Background: an optimization exercise with open tools, aiming at small area, a short achievable clock period and few clock cycles. Do not read the settings as production practice. Only simulation tests tie the RTL to the original design; equivalence was not proved. Power figures rest on the tool's default switching activity, not on a simulated workload.

Figure 1. I/O nets highlighted.
Bar = 100 um.
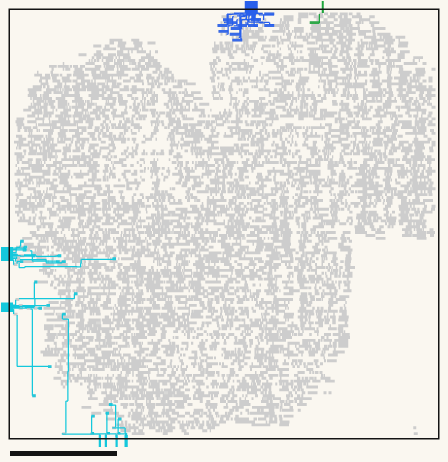
Figure 2. The worst timing path.
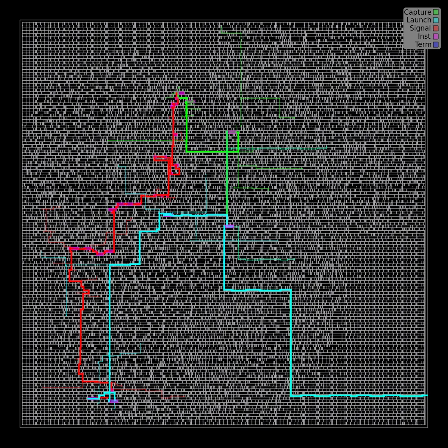
Figure 3. Pin placement.
Pins as bars across the die edge, other pins in grey.
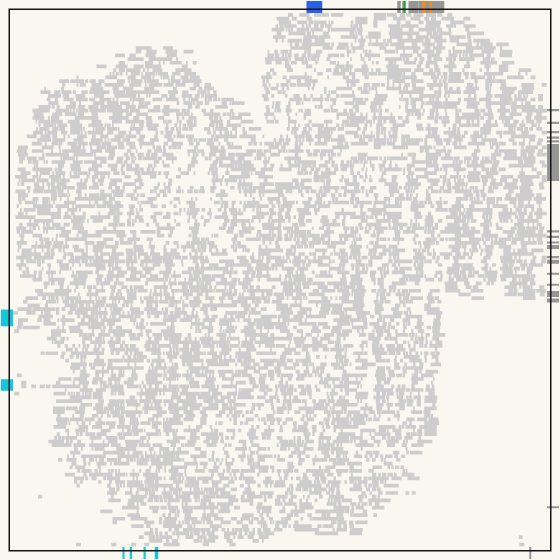
Figure 4. Final layout.
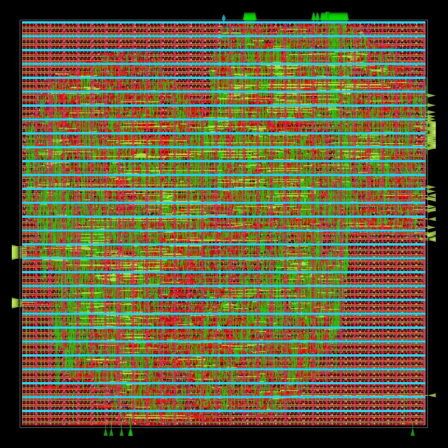
Figure 5. Signal metal coverage by tile.
The die is cut into 40 by 40 equal tiles; white is low, dark blue is high, scaled to the fullest tile. Values are wire area over tile area, all layers added.
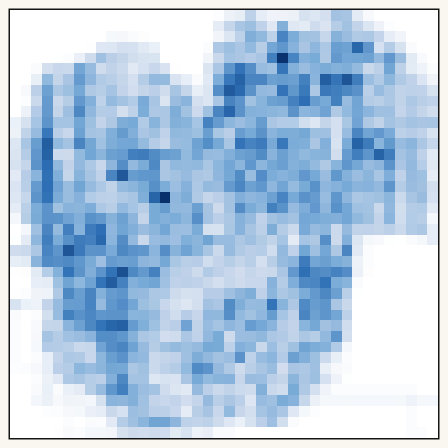
==> flow/design.v <==
module CONV(
       clk,
       reset,
       busy,
       ready,
       iaddr,
       idata,
       cwr,
       caddr_wr,
       cdata_wr,
       crd,
       caddr_rd,
       cdata_rd,
       csel
);
input clk, reset;
input ready;
input signed [19:0] idata;
input [19:0] cdata_rd;
output reg busy;
output reg [11:0] iaddr;
output reg cwr;
output reg [11:0] caddr_wr;
output reg [19:0] cdata_wr;
output reg crd;
output reg [11:0] caddr_rd;
output reg [2:0] csel;
reg [2:0] state;
reg [2:0] n_state;
parameter RESET   = 3'b000;
parameter INPUT   = 3'b001;
parameter CONV    = 3'b010;
parameter L0_W    = 3'b011;
parameter MAXPOOL = 3'b100;
parameter L1_W    = 3'b101;
parameter FLAT    = 3'b110;
parameter FINISH  = 3'b111;
reg signed [19:0] image [0:8];
reg [11:0] img_addr;
reg [11:0] position_X, position_Y;
wire [11:0] position;
wire [11:0] position_0;
wire [11:0] position_1;
wire [11:0] position_2;
wire [11:0] position_3;
wire [11:0] position_4;
wire [11:0] position_5;
wire [11:0] position_6;
wire [11:0] position_7;
wire [11:0] position_8;
reg [3:0] img_cnt;
reg signed [19:0] kernel_0 [0:8];
reg signed [19:0] kernel_1 [0:8];
reg signed [19:0] bias_0;
reg signed [19:0] bias_1;
reg position_en;
wire switch = 0;
reg signed [19:0] mul_image;
reg signed [19:0] mul_kernel_0;
reg signed [19:0] mul_kernel_1;
reg signed [39:0] mul_result_0;
reg signed [39:0] mul_result_1;
reg signed [43:0] mul_sum_0;
reg signed [43:0] mul_sum_1;
reg signed [20:0] round_0;
reg signed [20:0] round_1;
reg signed [19:0] relu_0;
reg signed [19:0] relu_1;
reg [11:0] position_buffer;
reg L0_ready;
reg kernel_switch;  
reg [19:0] maxpool_data [3:0];
reg [19:0] big_1, big_2, max;
reg max_read;
reg max_done;
reg [9:0] L1_cnt;
wire L2_flag;
reg [10:0] L2_cnt;
integer i;
always @(posedge clk or posedge reset) begin
  if (reset) begin
    busy <= 0;
  end
  else if (ready) begin
    busy <= 1;
  end
  else if (state == FINISH) begin
    busy <= 0;
  end
  else begin
    busy <= busy;
  end
end
always@(posedge clk or posedge reset) begin
    if(reset) begin
       state <= 0;
    end
    else begin
       state <= n_state;
    end
end
always@(*) begin
        case(state)
             RESET: begin
                   if(ready) n_state = INPUT;
                   else if(L2_flag) n_state = FLAT;
                   else if(L0_ready) n_state = MAXPOOL;
                   else n_state = state;
             end
             INPUT: begin
                   if(img_cnt == 12) n_state = CONV;
                   else n_state = state;
             end
             CONV: begin
                   if(img_cnt == 1) n_state = L0_W;
                   else n_state = state;
             end
             L0_W: begin
                   if(L0_ready) n_state = RESET;
                   else if(img_cnt == 2) n_state = INPUT;
                   else n_state = state;
             end 
             MAXPOOL: begin
                   if(img_cnt == 4) n_state = L1_W;
                   else n_state = state;
             end
             L1_W : begin
                   if(L1_cnt == 0 && max_done) n_state = RESET;
                   else if(img_cnt == 1) n_state = MAXPOOL;
                   else n_state = state;
             end   
             FLAT: begin
                   if(L2_cnt == 2047 && img_cnt == 3) n_state = FINISH;
                   else n_state = state;
             end   
             FINISH: begin
                   n_state = FINISH;
             end
             default: begin
                   n_state = state;
             end 
        endcase
end
always @(posedge clk or posedge reset) begin
  if (reset) begin
    position_en <= 0;
  end
  else begin
    case(state)
         RESET: position_en <= 0;
         INPUT: begin
           if(img_cnt == 0) position_en <= 1;
           else position_en <= position_en;
         end
         L1_W: begin
           if(img_cnt == 0 && kernel_switch) position_en <= 1;
           else position_en <= 0;
         end
         FLAT: position_en <= 1;
         default: position_en <= 0;
    endcase
  end
end
always@(posedge clk or posedge reset) begin
      if(reset) begin
       position_X <= 0;
       position_Y <= 0;
      end
      else begin
             case(state)
                  RESET: begin
                    position_X <= 0;
                    position_Y <= 0;
                  end 
                  INPUT: begin
                    if(img_cnt == 12 && position_en) begin
                       if(position_Y == 63) begin
                          position_Y <= 0;
                          if(position_X == 63) position_X <= 0;
                          else position_X <= position_X + 1;  
                       end
                       else begin 
                            position_Y <= position_Y + 1;
                            position_X <= position_X;
                       end
                    end
                    else begin
                       position_X <= position_X;
                       position_Y <= position_Y;
                    end
                  end
                  L1_W: begin
                    if(position_en && img_cnt == 1) begin
                       if(position_Y == 62) begin
                          position_Y <= 0;
                          if(position_X == 62) position_X <= 0;
                          else position_X <= position_X + 2;  
                       end
                       else begin 
                            position_Y <= position_Y + 2;
                            position_X <= position_X;
                       end
                    end
                    else begin
                       position_X <= position_X;
                       position_Y <= position_Y;
                    end
                  end
                  default: begin
                    position_X <= position_X;
                    position_Y <= position_Y;
                  end
           endcase
      end
end
assign position = (position_X <<< 6) + position_Y;
assign position_0 = position_4 - 65;
assign position_1 = position_4 - 64;
assign position_2 = position_4 - 63;
assign position_3 = position_4 - 1;
assign position_4 = position;
assign position_5 = position_4 + 1;
assign position_6 = position_4 + 63;
assign position_7 = position_4 + 64;
assign position_8 = position_4 + 65;
always @(posedge clk or posedge reset) begin
      if(reset) begin
       img_cnt <= 0;
      end
      else begin
        case(state)
             RESET: img_cnt <= 0;
             INPUT: begin
               if(img_cnt == 12) img_cnt <= 0;
               else img_cnt <= img_cnt + 1;                             
             end
             CONV: begin
               if(img_cnt == 1) img_cnt <= 0;
               else img_cnt <= img_cnt + 1;
             end
             L0_W: begin
               if(img_cnt == 2) img_cnt <= 0;
               else img_cnt <= img_cnt + 1;
             end
             MAXPOOL: begin
               if(img_cnt == 4) img_cnt <= 0;
               else img_cnt <= img_cnt + 1;
             end
             L1_W: begin
               if(img_cnt == 1) img_cnt <= 0;
               else img_cnt <= img_cnt + 1;
             end
             FLAT: begin
               if(img_cnt == 3) img_cnt <= 0;
               else img_cnt <= img_cnt + 1;
             end
             default: begin
               img_cnt <= img_cnt;
             end
        endcase    
      end
end
always @(posedge clk or posedge reset) begin
      if(reset) begin
       iaddr <= 0;
      end
      else if(state == INPUT) begin
               case(img_cnt)
                    0: iaddr <= position_0;
                    1: iaddr <= position_1;
                    2: iaddr <= position_2;
                    3: iaddr <= position_3;
                    4: iaddr <= position_4;
                    5: iaddr <= position_5;
                    6: iaddr <= position_6;
                    7: iaddr <= position_7;
                    8: iaddr <= position_8;
                    default: iaddr <= iaddr;
               endcase
      end
      else begin
         iaddr <= iaddr;
      end
end
always @(posedge clk or posedge reset) begin
  if (reset) begin
    for(i = 0; i < 9; i = i + 1) begin
      image[i] <= 20'd0;
    end
  end
  else begin
    if(state == INPUT)begin
      case(img_cnt)
           1: begin
             if(position_X == 0 || position_Y == 0) image[0] <= 0;
             else image[0] <= idata;
           end
           2: begin
             if(position_X == 0) image[1] <= 0;
             else image[1] <= idata;
           end
           3: begin
             if(position_Y == 63 || position_X == 0) image[2] <= 0;
             else image[2] <= idata;
           end
           4: begin
             if(position_Y == 0) image[3] <= 0;
             else image[3] <= idata;
           end
           5: begin
             image[4] <= idata;
           end
           6: begin 
             if(position_Y == 63) image[5] <= 0;
             else image[5] <= idata;
           end
           7: begin
             if(position_Y == 0 || position_X == 63) image[6] <= 0;
             else image[6] <= idata;
           end
           8: begin
             if(position_X == 63) image[7] <= 0;
             else image[7] <= idata;
           end
           9: begin
             if(position_X == 63 || position_Y == 63) image[8] <= 0;
             else image[8] <= idata;
           end
           default: begin
             for(i = 0; i < 9; i = i + 1) begin
               image[i] <= image[i];
             end
           end
      endcase
    end
    else begin
      for(i = 0; i < 9; i = i + 1) begin
          image[i] <= image[i];
      end
    end
  end
end
always @(posedge clk or posedge reset) begin
  if (reset) begin
    for(i = 0; i < 9; i = i + 1) begin
      kernel_0[i] <= 0;
    end
    bias_0 <= 0;  
  end
  else begin
      kernel_0[0] <= 20'h0A89E;
      kernel_0[1] <= 20'h092D5;
      kernel_0[2] <= 20'h06D43;
      kernel_0[3] <= 20'h01004;
      kernel_0[4] <= (~20'hF8F71) + 1;
      kernel_0[5] <= (~20'hF6E54) + 1;
      kernel_0[6] <= (~20'hFA6D7) + 1;
      kernel_0[7] <= (~20'hFC834) + 1;
      kernel_0[8] <= (~20'hFAC19) + 1;
      bias_0 <= 20'h01310;
  end
end
always @(posedge clk or posedge reset) begin
  if (reset) begin
    for(i = 0; i < 9; i = i + 1) begin
      kernel_1[i] <= 0;
    end
    bias_1 <= 0;  
  end
  else begin
      kernel_1[0] <= (~20'hFDB55) + 1;
      kernel_1[1] <= 20'h02992;
      kernel_1[2] <= (~20'hFC994) + 1;
      kernel_1[3] <= 20'h050FD;
      kernel_1[4] <= 20'h02F20;
      kernel_1[5] <= 20'h0202D;
      kernel_1[6] <= 20'h03BD7;
      kernel_1[7] <= (~20'hFD369) + 1;
      kernel_1[8] <= 20'h05E68;
      bias_1 <= 20'hF7295;
  end
end
always @(posedge clk or posedge reset) begin
  if (reset) begin
    mul_image <= 20'd0;
    mul_kernel_0 <= 20'd0;
    mul_kernel_1 <= 20'd0;
  end
  else begin
    if(state == INPUT)begin
      case(img_cnt)
           1: begin
             if(position_X == 0 || position_Y == 0) mul_image <= 0;
             else begin
               mul_image <= idata;
               mul_kernel_0 <= kernel_0[0];
               mul_kernel_1 <= kernel_1[0];
             end
           end
           2: begin
             if(position_X == 0) mul_image <= 0;
             else begin
               mul_image <= idata;
               mul_kernel_0 <= kernel_0[1];
               mul_kernel_1 <= kernel_1[1];
             end
           end
           3: begin
             if(position_Y == 63 || position_X == 0) mul_image <= 0;
             else begin
               mul_image <= idata;
               mul_kernel_0 <= kernel_0[2];
               mul_kernel_1 <= kernel_1[2];
             end
           end
           4: begin
             if(position_Y == 0) mul_image <= 0;
             else begin
               mul_image <= idata;
               mul_kernel_0 <= kernel_0[3];
               mul_kernel_1 <= kernel_1[3];
             end
           end
           5: begin
             mul_image <= idata;
             mul_kernel_0 <= kernel_0[4];
             mul_kernel_1 <= kernel_1[4];
           end
           6: begin 
             if(position_Y == 63) mul_image <= 0;
             else begin
               mul_image <= idata;
               mul_kernel_0 <= kernel_0[5];
               mul_kernel_1 <= kernel_1[5];
             end
           end
           7: begin
             if(position_Y == 0 || position_X == 63) mul_image <= 0;
             else begin
               mul_image <= idata;
               mul_kernel_0 <= kernel_0[6];
               mul_kernel_1 <= kernel_1[6];
             end
           end
           8: begin
             if(position_X == 63) mul_image <= 0;
             else begin
               mul_image <= idata;
               mul_kernel_0 <= kernel_0[7];
               mul_kernel_1 <= kernel_1[7];
             end
           end
           9: begin
             if(position_X == 63 || position_Y == 63) mul_image <= 0;
             else begin
               mul_image <= idata;
               mul_kernel_0 <= kernel_0[8];
               mul_kernel_1 <= kernel_1[8];
             end
           end
           default: begin
             mul_image <= mul_image;
           end
      endcase
    end
    else begin
      mul_image <= mul_image;
    end
  end
end
always @(posedge clk or posedge reset) begin
  if (reset) begin
    mul_result_0 <= 40'd0;
    mul_result_1 <= 40'd0;
  end
  else begin
    case(state)
        INPUT: begin
          case(state)
              INPUT: begin
                if(img_cnt > 1) begin
                  if(img_cnt > 5) mul_result_0 <= ~(mul_image * mul_kernel_0) + 40'd1;
                  else mul_result_0 <= mul_image * mul_kernel_0;
                  if( (img_cnt == 2) || (img_cnt == 4) || (img_cnt == 9) ) mul_result_1 <= ~(mul_image * mul_kernel_1) + 40'd1;
                  else mul_result_1 <= mul_image * mul_kernel_1;
                end
              end
          endcase
        end
    endcase
  end
end
always @(posedge clk or posedge reset) begin
  if (reset) begin
    mul_sum_0 <= 44'd0;
    mul_sum_1 <= 44'd0;
  end
  else begin
    case(state)
        INPUT: begin
          if(img_cnt == 3) begin
            mul_sum_0 <= mul_result_0;
            mul_sum_1 <= mul_result_1;
          end
          else if(img_cnt > 3 && (img_cnt < 12)) begin
            mul_sum_0 <= mul_sum_0 + mul_result_0;
            mul_sum_1 <= mul_sum_1 + mul_result_1;
          end
          else if(img_cnt == 12) begin
            mul_sum_0 <= mul_sum_0 + {bias_0, 16'd0};
            mul_sum_1 <= mul_sum_1 + {bias_1, 16'd0};
          end
        end
        L0_W: begin
        if(img_cnt == 2) begin
          mul_sum_0 <= 0;
          mul_sum_1 <= 0;
        end
        end
    endcase
  end
end
always @(*) begin
  round_0 = (mul_sum_0 > 0) ? mul_sum_0[35:15] + 21'd1 : 0;
  round_1 = (mul_sum_1 > 0) ? mul_sum_1[35:15] + 21'd1 : 0;
end
always @(*) begin
  if(round_0 > 0) relu_0 = round_0[20:1];
  else relu_0 = 0;
  if(round_1 > 0) relu_1 = round_1[20:1];
  else relu_1 = 0;
end
always @(posedge clk or posedge reset) begin
  if (reset) begin
    kernel_switch <= 0;
  end
  else begin
    case(state)
         L0_W: kernel_switch <= ~kernel_switch;
         MAXPOOL: begin
           kernel_switch <= kernel_switch;
         end 
         L1_W: begin
           if(max_read && img_cnt == 0) kernel_switch <= ~kernel_switch;
           else kernel_switch <= kernel_switch;
         end
         FLAT: kernel_switch <= ~kernel_switch;
         default: kernel_switch <= 0;
    endcase
  end 
end
always @(posedge clk or posedge reset) begin
  if (reset) begin
    position_buffer <= 0;
  end
  else begin
    case(state)
         INPUT: position_buffer <= position;
         MAXPOOL: position_buffer <= position;
         default: position_buffer <= position_buffer;
    endcase
  end
end
always @(posedge clk or posedge reset) begin
  if (reset) begin
    L0_ready <= 0;
  end
  else if (state == L0_W && img_cnt == 2 && position_buffer == 4095) begin
    L0_ready <= 1;
  end
  else begin
    L0_ready <= L0_ready;
  end
end
always @(posedge clk or posedge reset) begin
  if (reset) begin
    csel <= 3'b000;
  end
  else begin
    case(state)
         L0_W: begin
           if(!kernel_switch) csel <= 3'b001;
           else csel <= 3'b010;
         end
         MAXPOOL: begin
           if(!kernel_switch) csel <= 3'b001;
           else csel <= 3'b010;
         end
         L1_W: begin
           if(!kernel_switch) csel <= 3'b011;
           else csel <= 3'b100;
         end
         FLAT: begin
           case(img_cnt)
                0: csel <= 3'b011;
                2: csel <= 3'b100;
                default: csel <= 3'b101;
           endcase
         end
         default: begin
           csel <= 3'b000;
         end
    endcase
  end
end
always @(posedge clk or posedge reset) begin
  if (reset) begin
    cwr <= 0;
  end
  else begin
    case(state)
         L0_W:begin
           if(img_cnt == 2) cwr <= 0;
           else cwr <= 1;
         end
         L1_W: begin
           if(img_cnt == 0) cwr <= 1;
           else cwr <= 0;
         end
         FLAT: begin
           case(img_cnt)
                1: cwr <= 1;
                3: cwr <= 3;
                default: cwr <= 0;
           endcase
         end
         default:begin
           cwr <= 0;
         end
    endcase
  end
end
always @(posedge clk or posedge reset) begin
  if (reset) begin
    caddr_wr <= 0;
  end
  else begin
    case(n_state)
         L0_W: begin
           if(!kernel_switch) caddr_wr <= position_buffer;
           else caddr_wr <= caddr_wr;
         end
         L1_W: begin
           caddr_wr <= L1_cnt;
         end
         FLAT: begin
           caddr_wr <= L2_cnt;
         end
         default:begin
           caddr_wr <= caddr_wr;
         end
    endcase
  end
end
always @(posedge clk or posedge reset) begin
  if (reset) begin
    cdata_wr <= 0;
  end
  else begin
    case(state)
         L0_W: begin
           if(!kernel_switch) cdata_wr <= relu_0;
           else cdata_wr <= relu_1;
         end
         L1_W: begin
           cdata_wr <= max;
         end
         FLAT: begin
           cdata_wr <= cdata_rd;
         end
         default: begin
           cdata_wr <= cdata_wr;
         end
    endcase
  end
end
always @(posedge clk or posedge reset) begin
  if (reset) begin
    crd <= 0;
  end
  else begin
    case(state)
         MAXPOOL: begin
           crd <= 1;
         end
         FLAT: begin
           crd <= 1;
         end
         default: begin
           crd <= 0;
         end
    endcase
  end
end
always @(posedge clk or posedge reset) begin
  if (reset) begin
    caddr_rd <= 0;
  end
  else begin
    case(state)
         MAXPOOL: begin
           case(img_cnt)
                 0: begin
                   caddr_rd <= position;
                 end 
                 1: begin
                   caddr_rd <= position + 1;
                 end 
                 2: begin
                   caddr_rd <= position + 64;
                 end 
                 3: begin
                   caddr_rd <= position + 65;
                 end 
                 default: begin
                   caddr_rd <= caddr_rd;
                 end 
           endcase 
         end
         FLAT: caddr_rd <= L1_cnt;
         default: begin
           caddr_rd <= caddr_rd;
         end
    endcase
  end
end
always @(posedge clk or posedge reset) begin
  if (reset) begin
    for(i = 0; i < 4; i = i + 1) begin
      maxpool_data[i] <= 0;
    end  
  end
  else begin
    case(state)
         MAXPOOL: begin
           case(img_cnt)
                1: begin
                  maxpool_data[0] <= cdata_rd;
                end
                2: begin
                  maxpool_data[1] <= cdata_rd;
                end
                3: begin
                  maxpool_data[2] <= cdata_rd;
                end
                4: begin
                  maxpool_data[3] <= cdata_rd;
                end
                default: begin
                  for(i = 0; i < 4; i = i + 1) begin
                    maxpool_data[i] <= maxpool_data[i];
                  end 
                end
           endcase
         end
         default: begin
           for(i = 0; i < 4; i = i + 1) begin
             maxpool_data[i] <= maxpool_data[i];
           end
         end
    endcase
  end
end
always @(posedge clk or posedge reset) begin
  if(reset) begin
    max_read <= 0;
  end
  else begin
    if(state == MAXPOOL && img_cnt == 1) max_read <= 1;
    else max_read <= max_read;
  end
end
always @(*) begin
    big_1 = (maxpool_data[0] > maxpool_data[1]) ? maxpool_data[0] : maxpool_data[1];
    big_2 = (maxpool_data[2] > maxpool_data[3]) ? maxpool_data[2] : maxpool_data[3];
    max = (big_1 > big_2) ? big_1 : big_2;
end
always @(posedge clk or posedge reset) begin
  if(reset) begin
    max_done <= 0;
  end
  else begin
    if(state == MAXPOOL && L1_cnt == 1) max_done <= 1;
    else max_done <= max_done;
  end 
end
always @(posedge clk or posedge reset) begin
  if (reset) begin
    L1_cnt <= 0;
  end
  else begin
    case(state)
         RESET: begin
           L1_cnt <= 0;
         end
         L1_W: begin
           if(position_en) begin
             if(L1_cnt == 1023) L1_cnt <= 0;
             else L1_cnt <= L1_cnt + 1;
           end
           else begin
             L1_cnt <= L1_cnt;
           end
         end
         FLAT: begin 
           if(L1_cnt == 1023) L1_cnt <= L1_cnt;
           else if(img_cnt == 3) L1_cnt <= L1_cnt + 1;
         end
         default: begin
           L1_cnt <= L1_cnt;
         end
    endcase
  end
end
assign L2_flag = (L1_cnt == 0 && max_done) ? 1 : 0;
always @(posedge clk or posedge reset) begin
  if (reset) begin
    L2_cnt <= 0;    
  end
  else begin
    case(state)
         FLAT: begin
           if(L2_cnt == 2047) L2_cnt <= L2_cnt; 
           else if(img_cnt == 1 || img_cnt == 3) L2_cnt <= L2_cnt + 1;
           else L2_cnt <= L2_cnt;
         end
         default: begin
           L2_cnt <= L2_cnt;
         end
    endcase
  end
end
endmodule
==> flow/run.sh <==
#!/bin/bash
# synth_recipe.tcl (not shown) runs the flow's synth.tcl, then flattens the netlist and writes it again
# the make line also repeats each setting of config.mk as NAME=value (left out here)
make -C /OpenROAD-flow-scripts/flow DESIGN_CONFIG=/design/flow/config.mk WORK_HOME=/design/flow/orfs CLKGATE_MAP_FILE= SYNTH_SCRIPT=/design/flow/synth_recipe.tcl finish
==> flow/config.mk <==
export PLATFORM = sky130hd
export DESIGN_NAME = CONV
export DESIGN_NICKNAME = CONV
export VERILOG_FILES = /design/flow/design.v
export SDC_FILE = /design/flow/constraint.sdc
export NUM_CORES = 4
export LEC_CHECK = 0
export CAP_MARGIN = 20
export CORE_MARGIN = 2
export CORE_UTILIZATION = 40
export SLEW_MARGIN = 20
==> flow/constraint.sdc <==
create_clock -name core_clock -period 8.5 [get_ports {clk}]
set_input_delay 1.7000 -clock core_clock [delete_from_list [all_inputs] [get_ports {clk}]]
set_output_delay 1.7000 -clock core_clock [all_outputs]
set_load 0.01 [all_outputs]
==> out/results.tsv <==
stage	metric	value	unit
die	FP Rows	145	
placed_design	dpl cells	9160	
global_route	largest net degree at the start of global routing	117	
logic_synthesis	largest cells by area after synthesis	fa_1 23%, dfrtp_1 17%, ha_1 12%, inv_1 5.4%, and2_1 4.3%	
logic_synthesis	Yosys reg bits	429	
detailed_routing	drt first-iter violations	4085	
global_route	initial antenna violation count	1	
logic_synthesis	FFs w/ async S/R, synth	100.0	%
flow_run	max-cap viol count	0	
pwr	combinational share of power	75.5	%
die	die area	0.1595	mm^2
logic_synthesis	Synth Area in Simple Gates	16.37	%
detailed_routing	routed via count	52181	
timing	Setup Viol. Count Final	0	
hold_path	Hold Path End	max_done	
pwr	Power Total	24.64	mW
detailed_routing	total wire length	200200	um
placed_design	port buffer count	104	
pwr	Lkg Pwr	32.63	nW
logic_synthesis	Top FF cell, synth	dfrtp_1	
timing	Tightest Pin Transition	1.100	ns
global_route	met2 Use GR	39.82	%
logic_synthesis	Yosys warning count	5	
logic_synthesis	Syn Std Cell Area	0.06254	mm^2
outcome	status	no timing/DRC/antenna violations	
logic_synthesis	area leader, netlist	fa_1	
critical_path	CP required	9.04	ns
timing	slew margin rel.	25.89	%
detailed_routing	First-pass DRT Iterations	9	
hold_path	Worst Hold Launch	max_done	
hold_path	hold path depth	1	
timing	Max Clk Rate	122.2	MHz
clocking	# H-tree levels	2	
timing	clk_skew	0.02173	ns
pwr	Seq pwr share	13.6	%
critical_path	Reg-to-Reg End	mul_result_1[36]	
pwr	P_int	11.65	mW
detailed_routing	met2 WL post-DR	89840	um
critical_path	critical path startpoint category	register	
placed_design	dpl hpwl	159900	um
logic_synthesis	main combinational cell family by area after synthesis	adder cells	
logic_synthesis	EDFF count, synth	0	
detailed_routing	Top Layer Used	met4	
detailed_routing	WL per Instance	21.61	um
clocking	CTS Root Cell	clkbuf_16	
logic_synthesis	Netlist cell types	115	
die	starting density of the core	40.18	%
pwr	Largest Pwr Group	combinational logic	
timing	final hold vios	0	
detailed_routing	met3 wire length	11590	um
pwr	combinational logic power	18.6	mW
clocking	CTS sink cnt	429	
logic_synthesis	post-synthesis mux area share	2.389	%
critical_path	worst r2r src	mul_image[8]	
cells_and_area	commonest cells after routing, fill and taps aside	897 x inv_1, 718 x fa_1, 672 x nand2_1	
critical_path	Setup crit end kind	register	
global_route	first-pass GRT wire length	312900	um
cells_and_area	fill cell count	15353	
placed_design	pre-CTS setup slack	0.1780	ns
logic_synthesis	Syn Inst Count	7173	
clocking	CTS tree	yes	
clocking	CTS resizes	0	
critical_path	setup slack, reg-to-reg	0.32	ns
critical_path	R2R depth	25	
pwr	Max VDD drop	0.0003811	V
placed_design	GP Congestion	0.9304	
pwr	switching fraction of total power	52.72	%
pwr	P per Cell Area	359.9	mW/mm^2
critical_path	top fanout value on the critical path	28	
detailed_routing	DR DRC count	0	
cells_and_area	n_diodes	0	
clocking	Hold Buf Count CTS	0	
logic_synthesis	Post-Synth XOR/XNOR Area	4.774	%
cells_and_area	fraction of layout cells with a size suffix above 1	6.742	%
pwr	Clk pwr share	10.9	%
global_route	gr usage total	25.00	%
critical_path	Setup CP Type	register to register	
clocking	Clock Tree Buf Depth	3	
logic_synthesis	Synth top area share	22.98	%
global_route	GRT busiest layer	met2	
timing	RSZ-0062 raised after global routing	no	
logic_synthesis	Synth Area in Compound Gates	17.02	%
pwr	Power Clock	2.69	mW
hold_path	worst hold path class	register to register	
global_route	vias in the first global route	52330	
timing	fin crit share	96.24	%
detailed_routing	Via density	5.631	
global_route	grt total ovfl	0	
Testbench counts, summed over its fixed seeds: cycles 553,116.
## Picture notes: Figure 1
crd: drawn in green, bits 1, direction output, edge top, end cells 1, buffers 1, wire 10.7 um. iaddr: drawn in blue, bits 12, direction output, edge top, end cells 12, buffers 12, wire 364 um. idata: drawn in cyan, bits 20, direction input, edge 15 left, 5 bottom, end cells 20, buffers 20, wire 981 um.

## Picture notes: Figure 2
final setup TNS: 0 ns
Core Util, Final: 43.98%
post-route setup slack: 0.3194 ns
post-route minimum period: 8.181 ns

## Picture notes: Figure 3
iaddr: drawn in blue, pins 12, direction output, edge top. idata: drawn in cyan, pins 20, direction input, edge 15 left, 5 bottom. csel: drawn in orange, pins 3, direction output, edge top. crd: drawn in green, pins 1, direction output, edge top.
All pins by edge: 43 top, 41 right, 15 left, 6 bottom.

## Picture notes: Figure 4
chip height: 399.4 um
Chip Width: 399.4 um

## Picture notes: Figure 5
19% of the tiles are over half the peak. The emptiest ninth of the die: lower right. The fullest tile reaches 0.65.

==> sequential cells by signal, summed over array words and instances, names as in the netlist, 14 cells and up <==
signal	flops
mul_sum_1	44
mul_sum_0	44
mul_result_1	40
mul_result_0	40
maxpool_data	80
mul_kernel_1	14
mul_kernel_0	15
mul_image	20
cdata_wr	20
==> critical path: stages, from the launching register on <==
cell and delay [ns]:
dfrtp_1 0.47, buf_6 0.23, and2_1 0.21, fa_1 0.50, fa_1 0.52, inv_1 0.06
fa_1 0.53, inv_1 0.05, fa_1 0.54, inv_1 0.06, fa_1 0.47, inv_1 0.05
fa_1 0.50, fa_1 0.49, ha_1 0.40, and2_2 0.26, and3_1 0.16, o21ai_0 0.19
a211oi_1 0.16, or3_2 0.46, a222oi_1 0.48, nand4_2 0.28, and4b_2 0.44, and4_4 0.26
xor2_2 0.13, o221ai_1 0.12
==> worst max path at each step <==
stage                        startpoint               end
after floorplan            mul_image[7]  mul_result_1[36]
after global placement    mul_image[19]  mul_result_1[39]
after detailed placement  mul_image[12]  mul_result_1[36]
after CTS                 mul_image[19]  mul_result_1[39]
after global routing       mul_image[8]  mul_result_1[36]
final                      mul_image[8]  mul_result_1[36]
==> synth_stat cells (18+ instances only) <==
cell	number
o21a_1	35
a21oi_1	377
inv_1	898
mux2_2	106
o221ai_1	25
xnor2_1	203
nand3_1	160
nor2_1	331
a21boi_0	18
xor2_1	136
or3_1	39
a22o_1	37
o31ai_1	34
o211ai_1	30
nand2_1	673
dfrtp_1	429
a21o_1	149
nand2b_1	37
nor4_1	38
fa_1	718
clkbuf_1	328
a31oi_1	56
a22oi_1	47
and3_1	52
nor2b_1	40
a211oi_1	67
nand4_1	72
o21ai_0	474
o21bai_1	46
mux2i_1	30
a221oi_1	19
o22ai_1	44
nor3_1	87
ha_1	581
and2_1	428
==> per-stage QoR <==
step / hold slack, ns / instance area, um^2
final: 0.4687 / 68460
after floorplan: 0.4343 / 62540
after detailed placement: 0.4547 / 66320
after global placement: 0.4499 / 66300
after CTS: 0.4692 / 68370
after global routing: 0.4858 / 68460
==> final cells by class <==
cell class                 instances  area, um^2  share of cell area, %
clock buffer                      76        1567                  2.288
inverter                         900        3382                  4.940
sequential                       429       10750                  15.70
tap                             2058        2575                  3.761
clock inverter                    29       490.5                 0.7164
multi-input combinational       5485       47130                  68.84
timing repair buffer             290        2572                  3.757

[static timing again, ports no longer ideal]
No port has a modelled driver above. Below, the same layout with a new extraction and two added sets of constraints. Step 1 sets driving cells, clkbuf_16 on the clock port and buf_2 on the other inputs (assumed; they add their load-dependent delay and slew). Step 2 adds t to the input delays and takes it off the output delays; t is the mean of the earliest and latest rising clock arrival at the registers after step 1. Input paths then give back, and output paths get back, about the clock's delay inside the block. Slacks: ideal ports / drivers / drivers and shift; pairs: ideal ports / drivers.
t (ns): 0.753
setup slack, ns: 0.319 / 0.319 / 0.319
hold WS [ns]: 0.469 / 0.469 / 0.469
cell pins on the clock port's net: 1
After both steps setup and hold are still met in this run. The setup slack of this run moves by 0.000 ns with the drivers and by 0.000 ns with both steps.
